This design comes from an exercise in tuning for small area and a short achievable clock period on the open sky130 flow, not from production work.
RTL that was checked went through simulation tests only; none was proved equivalent to the original.
The series may have gaps, and a smaller design here may also do less where the tests do not look.
No functional check of the RTL was part of run 2.

==> design.v <==
module signed_Mult32_3_Y21_final_4 (a,b,y);  
input [31:0] a,b;
output [63:0] y;
reg [63:0] out_y; 
always @(a or b)
begin
out_y=0;
if( (~|a) | (~|b) ) out_y = 0;
else
begin
if ( b == 32'b1)
out_y = a;
else  
out_y = a << 1;
end
end
assign y = out_y;
endmodule
module mult32exact (a,b,y); 
input [31:0] a;
input [31:0] b; 
output [63:0] y; 
assign y = a*b ;
endmodule 
module ff_mult32appx(clk,aa,bb,yy1,yy2);
input clk;
input [31:0] aa;
input [31:0] bb;
output [63:0] yy1,yy2;
reg [63:0] yy1;
reg [63:0] yy2;
reg [31:0] a1;
reg [31:0] b1;
wire [63:0] y1;
wire [63:0] y2;
always @(posedge clk)
begin
a1 <= aa;
b1 <= bb;
yy1 <= y1;
yy2 <= y2;
end
signed_Mult32_3_Y21_final_4 m1 (a1,b1,y1);
mult32exact m2 (a1,b1,y2);
endmodule
==> run.sh <==
#!/bin/bash
# synth_recipe.tcl (not shown) runs the flow's synth.tcl, then flattens the netlist and writes it again
# the make line also repeats each setting of config.mk as NAME=value (left out here)
make -C /OpenROAD-flow-scripts/flow DESIGN_CONFIG=/design/flow/config.mk WORK_HOME=/design/flow/orfs CLKGATE_MAP_FILE= SYNTH_SCRIPT=/design/flow/synth_recipe.tcl finish
==> config.mk <==
export PLATFORM = sky130hd
export DESIGN_NAME = ff_mult32appx
export DESIGN_NICKNAME = ff_mult32appx
export VERILOG_FILES = /design/flow/design.v
export SDC_FILE = /design/flow/constraint.sdc
export NUM_CORES = 4
export LEC_CHECK = 0
export CAP_MARGIN = 20
export CORE_MARGIN = 2
export CORE_UTILIZATION = 40
export SETUP_SLACK_MARGIN = 4
export SLEW_MARGIN = 20
==> constraint.sdc <==
create_clock -name core_clock -period 8.0 [get_ports {clk}]
set_input_delay 1.6000 -clock core_clock [delete_from_list [all_inputs] [get_ports {clk}]]
set_output_delay 1.6000 -clock core_clock [all_outputs]
set_load 0.01 [all_outputs]
run_1/layer_met1.png
Scale: 2 px per um. Supply wires on this layer in gray. Cells faint in the background.
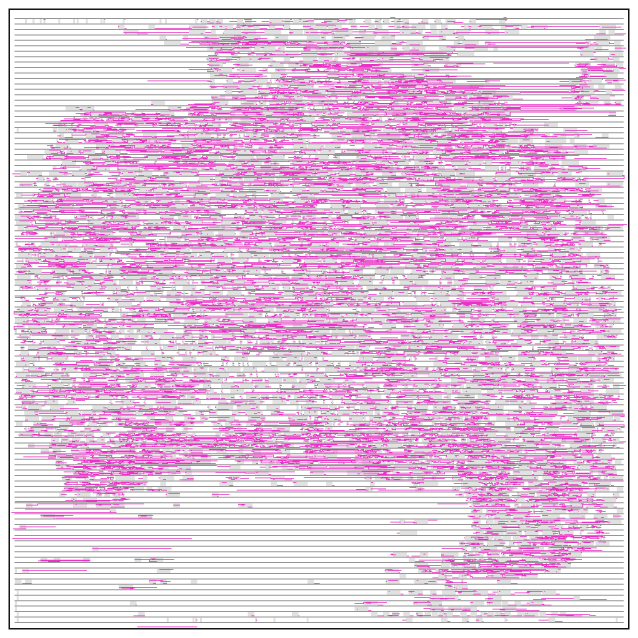
The layer carries 43.3 mm of wire. 4,908 nets have wire on it. The layer holds 37% of the routed length. The longest straight run is 89.7 um.
DRT Wirelength: 118,000 um
met1 Usage GRT: 28.69%

run_1/flops_by_reg.png
Scale: 2 px per um. Other sequential cells in the stronger gray, the rest of the logic in the fainter gray.
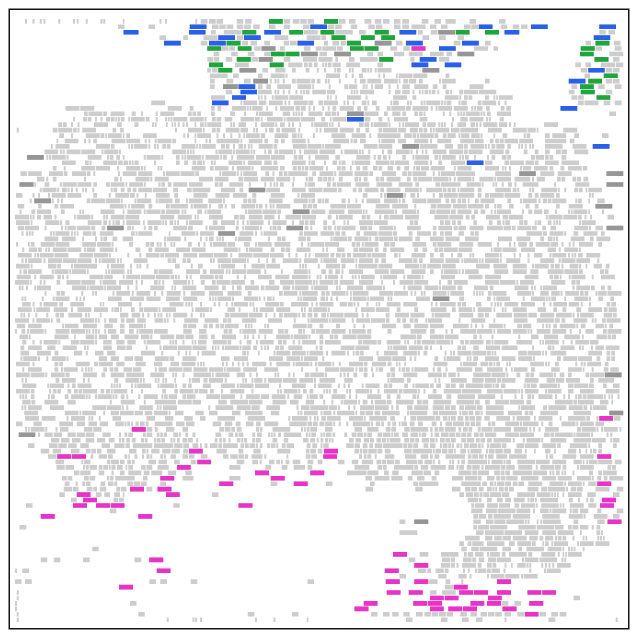
Key: magenta = yy2 [sequential cells 64, where a band across the bottom]; green = yy1 [sequential cells 33]; blue = a1 [sequential cells 32, where a band across the top]
Another 32 sequential cells are not colored.
Seq/total area: 7.398%
Post-Route Utilization: 50.39%
sequential cell area: 0.003427 mm^2

run_1/clocks.png
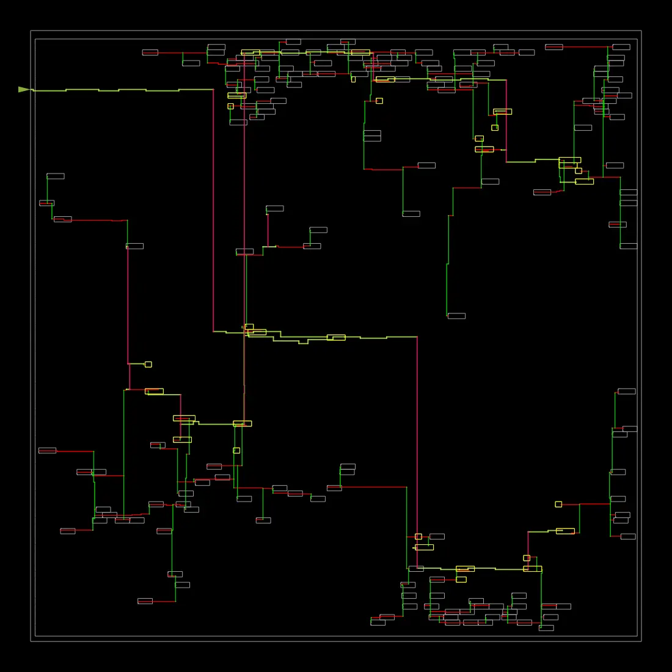
CTS Buf Count: 17
number of clock buffers in the layout: 18
Setup Skew: 0.02371 ns

==> run 1: cell usage after synthesis (22+ instances only) <==
| library cell | n |
|---|---|
| xnor2_1 | 36 |
| a22o_1 | 31 |
| dfxtp_1 | 161 |
| nor2_1 | 40 |
| ha_1 | 263 |
| fa_1 | 896 |
| buf_4 | 31 |
| a21oi_1 | 72 |
| nand2_1 | 477 |
| xor2_1 | 26 |
| clkbuf_1 | 249 |
| inv_1 | 863 |
| a21o_1 | 22 |
| and2_1 | 600 |
| nand4_1 | 28 |
| o21ai_0 | 43 |
==> run 1: worst max path at each step <==
| stage | cells past startpoint | to | slack, ns |
|---|---|---|---|
| 5_1_grt | 25 | yy2[48]$_DFF_P_ | 0.62 |
| 6_report | 28 | yy2[51]$_DFF_P_ | 0.84 |
| 3_5_place_dp | 21 | yy2[63]$_DFF_P_ | 0.08 |
| 2_1_floorplan | 25 | yy2[61]$_DFF_P_ | 1.08 |
| 3_3_place_gp | 21 | yy2[63]$_DFF_P_ | 0.16 |
| 4_1_cts | 22 | yy2[60]$_DFF_P_ | 0.85 |
==> run 1: state kept, by name, summed over array words and instances, names as in the netlist <==
signal  cells
yy1        33
a1         32
yy2        64
b1         32
==> impl_metrics.json, run 1 <==
{
  "regToRegSetupSlack_ns": 0.84,
  "buffer_area_share_pct": 12.41,
  "fin_crit_sh_pct": 89.53,
  "clk_pin_slew_ns": 0.09,
  "met1_length_um": 43290,
  "nFlopsAndLatches": 161,
  "tns_ns": 0,
  "initial_core_util_pct": 40.46,
  "synthDistinctLibCells": 66,
  "crit_slowest_cell": "fa_1",
  "first_pass_iters": 7,
  "final-clk-cell-share_pct": 1.305,
  "cts_setup_buffers": 131,
  "outcome": "no timing/DRC/antenna violations",
  "placed_area_mm2": 0.04108,
  "path_class": "reg -> reg",
  "synth_top_family_by_area": "adder cells",
  "yosys-top-cells-area": "fa_1 (48%), and2_1 (10%), ha_1 (8.8%)",
  "whs_ns": 0.5656,
  "holdCritPathClass": "reg -> reg",
  "portBuffers": 161,
  "slew_headroom_pct": 60.73,
  "synth_edf_count": 0,
  "first_iter_violations": 1648,
  "dpl_worst_slack_ns": 0.07757,
  "cp_max_fo": 6,
  "synthAdderAreaFrac_pct": 57.07,
  "grt_max_degree": 36,
  "final_cell_mix": "inv_1 (834), fa_1 (833), and2_1 (569), nand2_1 (463), buf_4 (245)",
  "syn-instance-count": 3962,
  "met2_usage_pct": 44.97,
  "reg2reg_depth": 28,
  "cts_tree": "done",
  "worstPathRequired_ns": 8.40,
  "area_growth_pct": 24.54,
  "fillers": 8428,
  "gp_congestion": 0.8578,
  "report.final.setup_viol": 0,
  "critPathLaunch": "a1[14]$_DFF_P_",
  "nWellTaps": 1243,
  "yosys-mux-area-fraction_pct": 0.02691
}
## Run 2: large edit since run 1, in outline
design.v: 45 -> 2222 lines; modules unchanged: 0
  signed_Mult32_3_Y21_final_4: edited, 18 -> 6 lines
  mult32_tree: new, 2139 lines
  mult32_split: new, 17 lines
  mult32exact: edited, 6 -> 11 lines
  ff_mult32appx: edited, 21 -> 49 lines
==> module mult32exact as of run 2 <==
module mult32exact(s0, pp, bg, bp, y);
  input [63:0] s0, pp;
  input [7:0] bg, bp;
  output [63:0] y;
  wire [8:0] t = {1'b0, bg} + {1'b0, bg | bp};
  wire [7:0] cin = {t[7:1] ^ (bp[7:1] & ~bg[7:1]), 1'b0};
  genvar k;
  generate for (k = 0; k < 8; k = k + 1) begin : g_blk
    assign y[8*k+7:8*k] = s0[8*k+7:8*k] ^ ({8{cin[k]}} & pp[8*k+7:8*k]);
  end endgenerate
endmodule
==> module ff_mult32appx as of run 2 <==
module ff_mult32appx(clk, aa, bb, yy1, yy2);
  input clk;
  input [31:0] aa;
  input [31:0] bb;
  output [63:0] yy1, yy2;
  reg [31:0] a1;
  wire [10:0] e1_d, e2_d, e3_d, e4_d, en_d;
  reg  [10:0] e1, e2, e3, e4, en;
  reg et;
  reg  [33:0] a3;
  reg za, zb, b1one;
  always @(posedge clk) begin
    a1 <= aa;
    e1 <= e1_d; e2 <= e2_d; e3 <= e3_d; e4 <= e4_d; en <= en_d; et <= bb[31];
    a3 <= a3_d;
    za <= ~|aa;
    zb <= ~|bb;
    b1one <= (bb == 32'd1);
  end
  wire [36:0] bx = {4'd0, bb, 1'b0};
  genvar j;
  generate for (j = 0; j < 11; j = j + 1) begin : g_enc
    wire [3:0] g = bx[3*j+3:3*j];
    wire [3:0] low = {1'b0, g[2:1]} + {3'd0, g[0]};
    wire [3:0] mag = g[3] ? (4'd4 - low) : low;
    assign e1_d[j] = (mag == 4'd1);
    assign e2_d[j] = (mag == 4'd2);
    assign e3_d[j] = (mag == 4'd3);
    assign e4_d[j] = (mag == 4'd4);
    assign en_d[j] = g[3];
  end endgenerate
  wire [33:0] a3_d = {2'b00, aa} + {1'b0, aa, 1'b0};
  wire [63:0] s0_d, pp_d;
  wire [7:0] bg_d, bp_d;
  reg  [63:0] s0, pp;
  reg  [7:0] bg, bp;
  mult32_tree u_tree (.a1(a1), .a3(a3), .e1(e1), .e2(e2), .e3(e3), .e4(e4), .en(en), .et(et), .s0(s0_d), .pp(pp_d), .bg(bg_d), .bp(bp_d));
  wire [63:0] y1_d;
  signed_Mult32_3_Y21_final_4 u_appx (.a(a1), .zero(za | zb), .one(b1one), .y(y1_d));
  reg [63:0] yy1;
  always @(posedge clk) begin
    s0 <= s0_d;
    pp <= pp_d;
    bg <= bg_d;
    bp <= bp_d;
    yy1 <= y1_d;
  end
  mult32exact u_add (.s0(s0), .pp(pp), .bg(bg), .bp(bp), .y(yy2));
endmodule
==> module signed_Mult32_3_Y21_final_4 as of run 2 <==
module signed_Mult32_3_Y21_final_4(a, zero, one, y);
  input [31:0] a;
  input zero, one;
  output [63:0] y;
  assign y = zero ? 64'd0 : (one ? {32'd0, a} : {31'd0, a, 1'b0});
endmodule
==> module mult32_split as of run 2 <==
module mult32_split(s, c, s0, pp, bg, bp);
  input [63:0] s, c;
  output [63:0] s0, pp;
  output [7:0] bg, bp;
  wire [63:0] p = s ^ c;
  genvar k, i;
  generate for (k = 0; k < 8; k = k + 1) begin : g_blk
    wire [8:0] sum = {1'b0, s[8*k+7:8*k]} + {1'b0, c[8*k+7:8*k]};
    assign s0[8*k+7:8*k] = sum[7:0];
    assign bg[k] = sum[8];
    assign bp[k] = &p[8*k+7:8*k];
    assign pp[8*k] = 1'b1;
    for (i = 1; i < 8; i = i + 1) begin : g_pp
      assign pp[8*k+i] = &p[8*k+i-1:8*k];
    end
  end endgenerate
endmodule
--- a/config.mk
+++ b/config.mk
@@ -6,7 +6,8 @@
 export NUM_CORES = 4
 export LEC_CHECK = 0
+export ABC_CLOCK_PERIOD_IN_PS = 3300
 export CAP_MARGIN = 20
 export CORE_MARGIN = 2
-export CORE_UTILIZATION = 40
-export SETUP_SLACK_MARGIN = 4
+export CORE_UTILIZATION = 50
+export SETUP_SLACK_MARGIN = 4.8
 export SLEW_MARGIN = 20
run_2/flops_by_reg.png
Scale: 3 px per um. Other sequential cells in the stronger gray, the rest of the logic in the fainter gray.
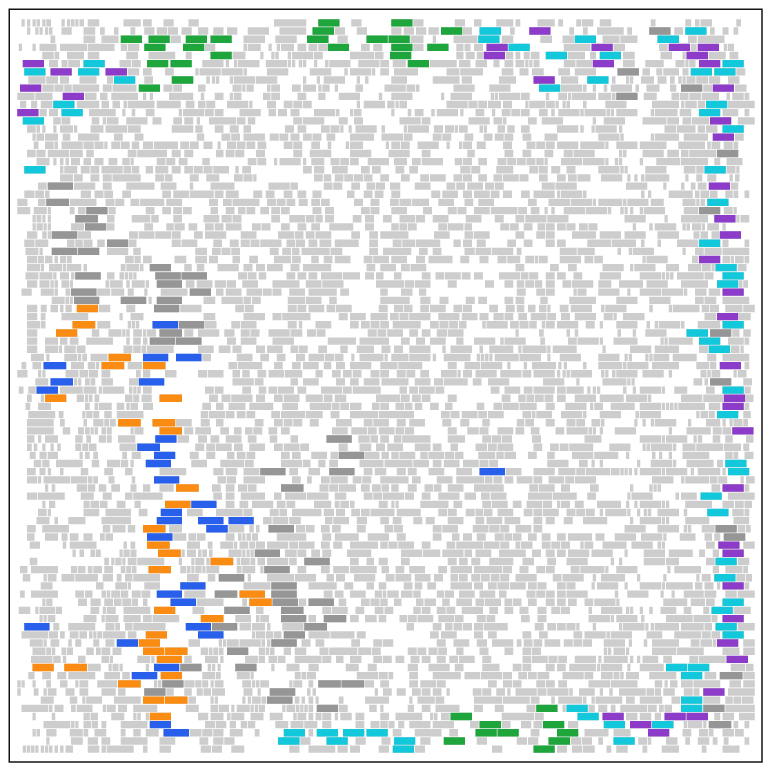
Key: cyan = s0 [sequential cells 64, where widely spread]; purple = pp [sequential cells 42, where widely spread]; green = yy1 [sequential cells 33]; blue = a1 [sequential cells 31]; orange = a3 [sequential cells 34]
Another 70 sequential cells are not colored.
Seq/total area: 14.55%
sequential cell area: 0.005747 mm^2

run_2/layer_met1.png
Scale: 2 px per um. Supply wires on this layer in gray. Cells faint in the background.
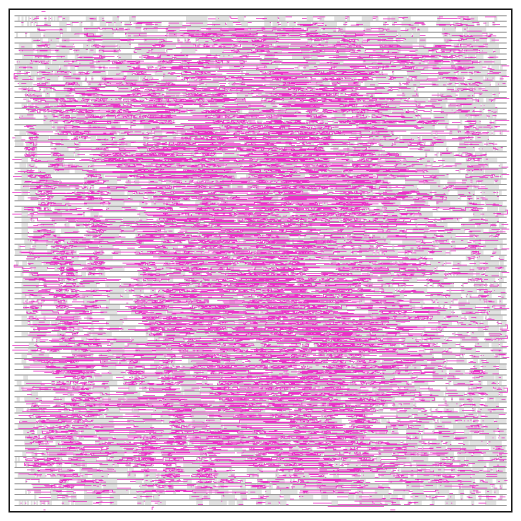
The layer holds 38% of the routed length. The longest straight run is 73.6 um. The layer carries 48.2 mm of wire.
DRT Wirelength: 125,800 um
vias post-DR: 28,364
met1 Usage GRT: 50.07%

==> run 2 against run 1 <==
Sequential share of layout area up 7.2 points; first-iteration DRC count rose to 2.5 times the previous value; synthesized area shrank 18%; sequential cell count increased by 113; synthesized cell count decreased by 17%; routed wire length increased by 6.6%; via count up 1.7%; final cell count down 23%; non-clock buffer count shrank 67; setup slack gained 2.0 ns; still clean on timing, DRC and antenna; highest routed layer unchanged; critical endpoint is now bp[4]$_DFF_P_; critical path type unchanged.
==> impl_metrics.json, run 2 <==
{
  "outcome": "no timing/DRC/antenna violations",
  "clk_pin_slew_ns": 0.06,
  "buffer_area_share_pct": 12.14,
  "portBuffers": 161,
  "slew_headroom_pct": 44.74,
  "first_pass_iters": 14,
  "path_class": "reg -> reg",
  "fillers": 4816,
  "nFlopsAndLatches": 274,
  "synth_edf_count": 0,
  "dpl_worst_slack_ns": 2.279,
  "cts_setup_buffers": 130,
  "yosys-top-cells-count": "inv_1 (409), a22o_1 (349), clkbuf_1 (320)",
  "critPathLaunch": "e4[3]$_DFF_P_",
  "synthAdderAreaFrac_pct": 26.80,
  "nWellTaps": 782,
  "area_growth_pct": 30.05,
  "crit_slowest_cell": "fa_1",
  "final_cell_mix": "inv_1 (353), a22o_1 (348), xnor2_1 (224), fa_1 (214), xor2_1 (188)",
  "syn-instance-count": 3303,
  "met2_usage_pct": 54.37,
  "report.final.setup_viol": 0,
  "placed_area_mm2": 0.03417,
  "synth_top_family_by_area": "adder cells",
  "fin_crit_sh_pct": 64.52,
  "synthDistinctLibCells": 69,
  "crit_cells": 21,
  "top_register": "s0",
  "met1_length_um": 48170,
  "yosysMostFrequentCell": "inv_1",
  "numCtsBuffers": 34,
  "cp_max_fo": 5,
  "grt_max_degree": 36,
  "whs_ns": 0.7052,
  "yosys-top-cells-area": "fa_1 (20%), dfxtp_1 (18%), a22o_1 (10%)",
  "yosys-mux-area-fraction_pct": 0.1730,
  "post-route-util_pct": 65.56,
  "top_regs": "s0: 64 flops, pp: 42 flops, a3: 34 flops",
  "worstPathRequired_ns": 8.50,
  "largest_reg_flops": 64,
  "regToRegSetupSlack_ns": 2.84,
  "tns_ns": 0,
  "reg2reg_depth": 21,
  "holdCritPathClass": "reg -> reg"
}
run_2/wires.png
Scale: 1.5 px per um. Two of the layers only.
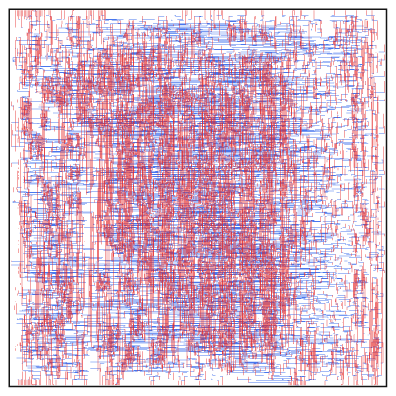
Key: blue = metal 1 [wire length 48.2 mm]; red = metal 2 [wire length 50.2 mm]
Total GRT Usage: 38.49%
drt wl/cell: 29.61 um

run_2/logic_types.png
Scale: 2 px per um.
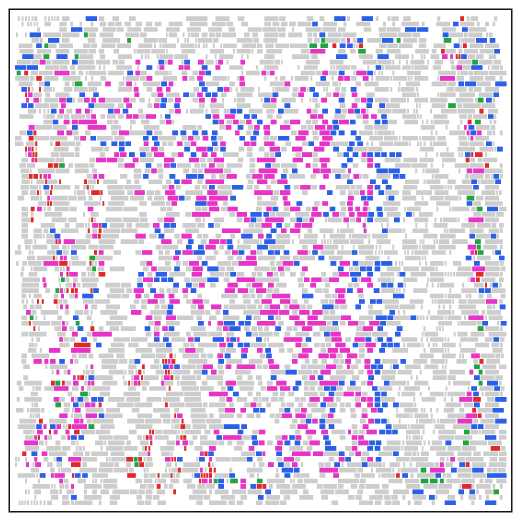
Key: red = nor cells [cells 143, where widely spread]; green = and/or cells [cells 49, where widely spread]; blue = xor and xnor cells [cells 470, where widely spread]; magenta = aoi and oai cells [cells 518]
commonest non-fill, non-tap cell in the layout: inv_1
fraction of area in multi-input gates: 64.05%

-- run 2: cell count changes after synthesis, sizes merged, moves of 52 or more --
cell | before | now
fa | 896 | 296
and2 | 600 | 24
inv | 863 | 412
nand2 | 477 | 106
a22o | 31 | 349
a221oi | 2 | 317
xnor2 | 36 | 262
xor2 | 26 | 207
dfxtp | 161 | 274
ha | 263 | 177
clkbuf | 251 | 321
buf | 33 | 85
-- run 2: worst min-delay path by stage --
| stage | from | end | slack [ns] | depth (start not counted) |
|---|---|---|---|---|
| floorplan | en[0]$_DFF_P_ | s0[0]$_DFF_P_ | 0.58 | 2 |
| global placement | a1[19]$_DFF_P_ | yy1[20]$_SDFF_PP0_ | 0.88 | 2 |
| detailed placement | a1[19]$_DFF_P_ | yy1[20]$_SDFF_PP0_ | 0.88 | 2 |
| CTS | a3[0]$_DFF_P_ | yy1[0]$_SDFF_PP0_ | 0.68 | 1 |
| global route | a3[0]$_DFF_P_ | yy1[0]$_SDFF_PP0_ | 0.69 | 1 |
| finish | a3[0]$_DFF_P_ | yy1[0]$_SDFF_PP0_ | 0.71 | 1 |

what the ideal ports hide:
The results above use ideal ports. As a check the final layouts listed here were re-extracted and re-timed, cells and wires unchanged.
Step 1 sets driving cells, clkbuf_16 on the clock port and buf_2 on the other inputs (assumed; they add their load-dependent delay and slew).
Step 2, shift: input delay + t, output delay - t, t = (earliest + latest rising clock arrival at the registers) / 2. This alone moves slack from input paths to output paths.
Slacks: no drivers / after step 1 / after step 2; pairs: no drivers / after step 1.
| run | t, ns | setup WS [ns] | worst setup path at the end | worst slew at a driven data input, ns |
|---|---|---|---|---|
| run 1 | 0.579 | 0.838 / 0.838 / 0.838 | register to register | 0.06 |
| run 2 | 0.639 | 2.839 / 2.839 / 2.839 | register to register | 0.05 |
After both steps setup and hold are still met in every run listed.
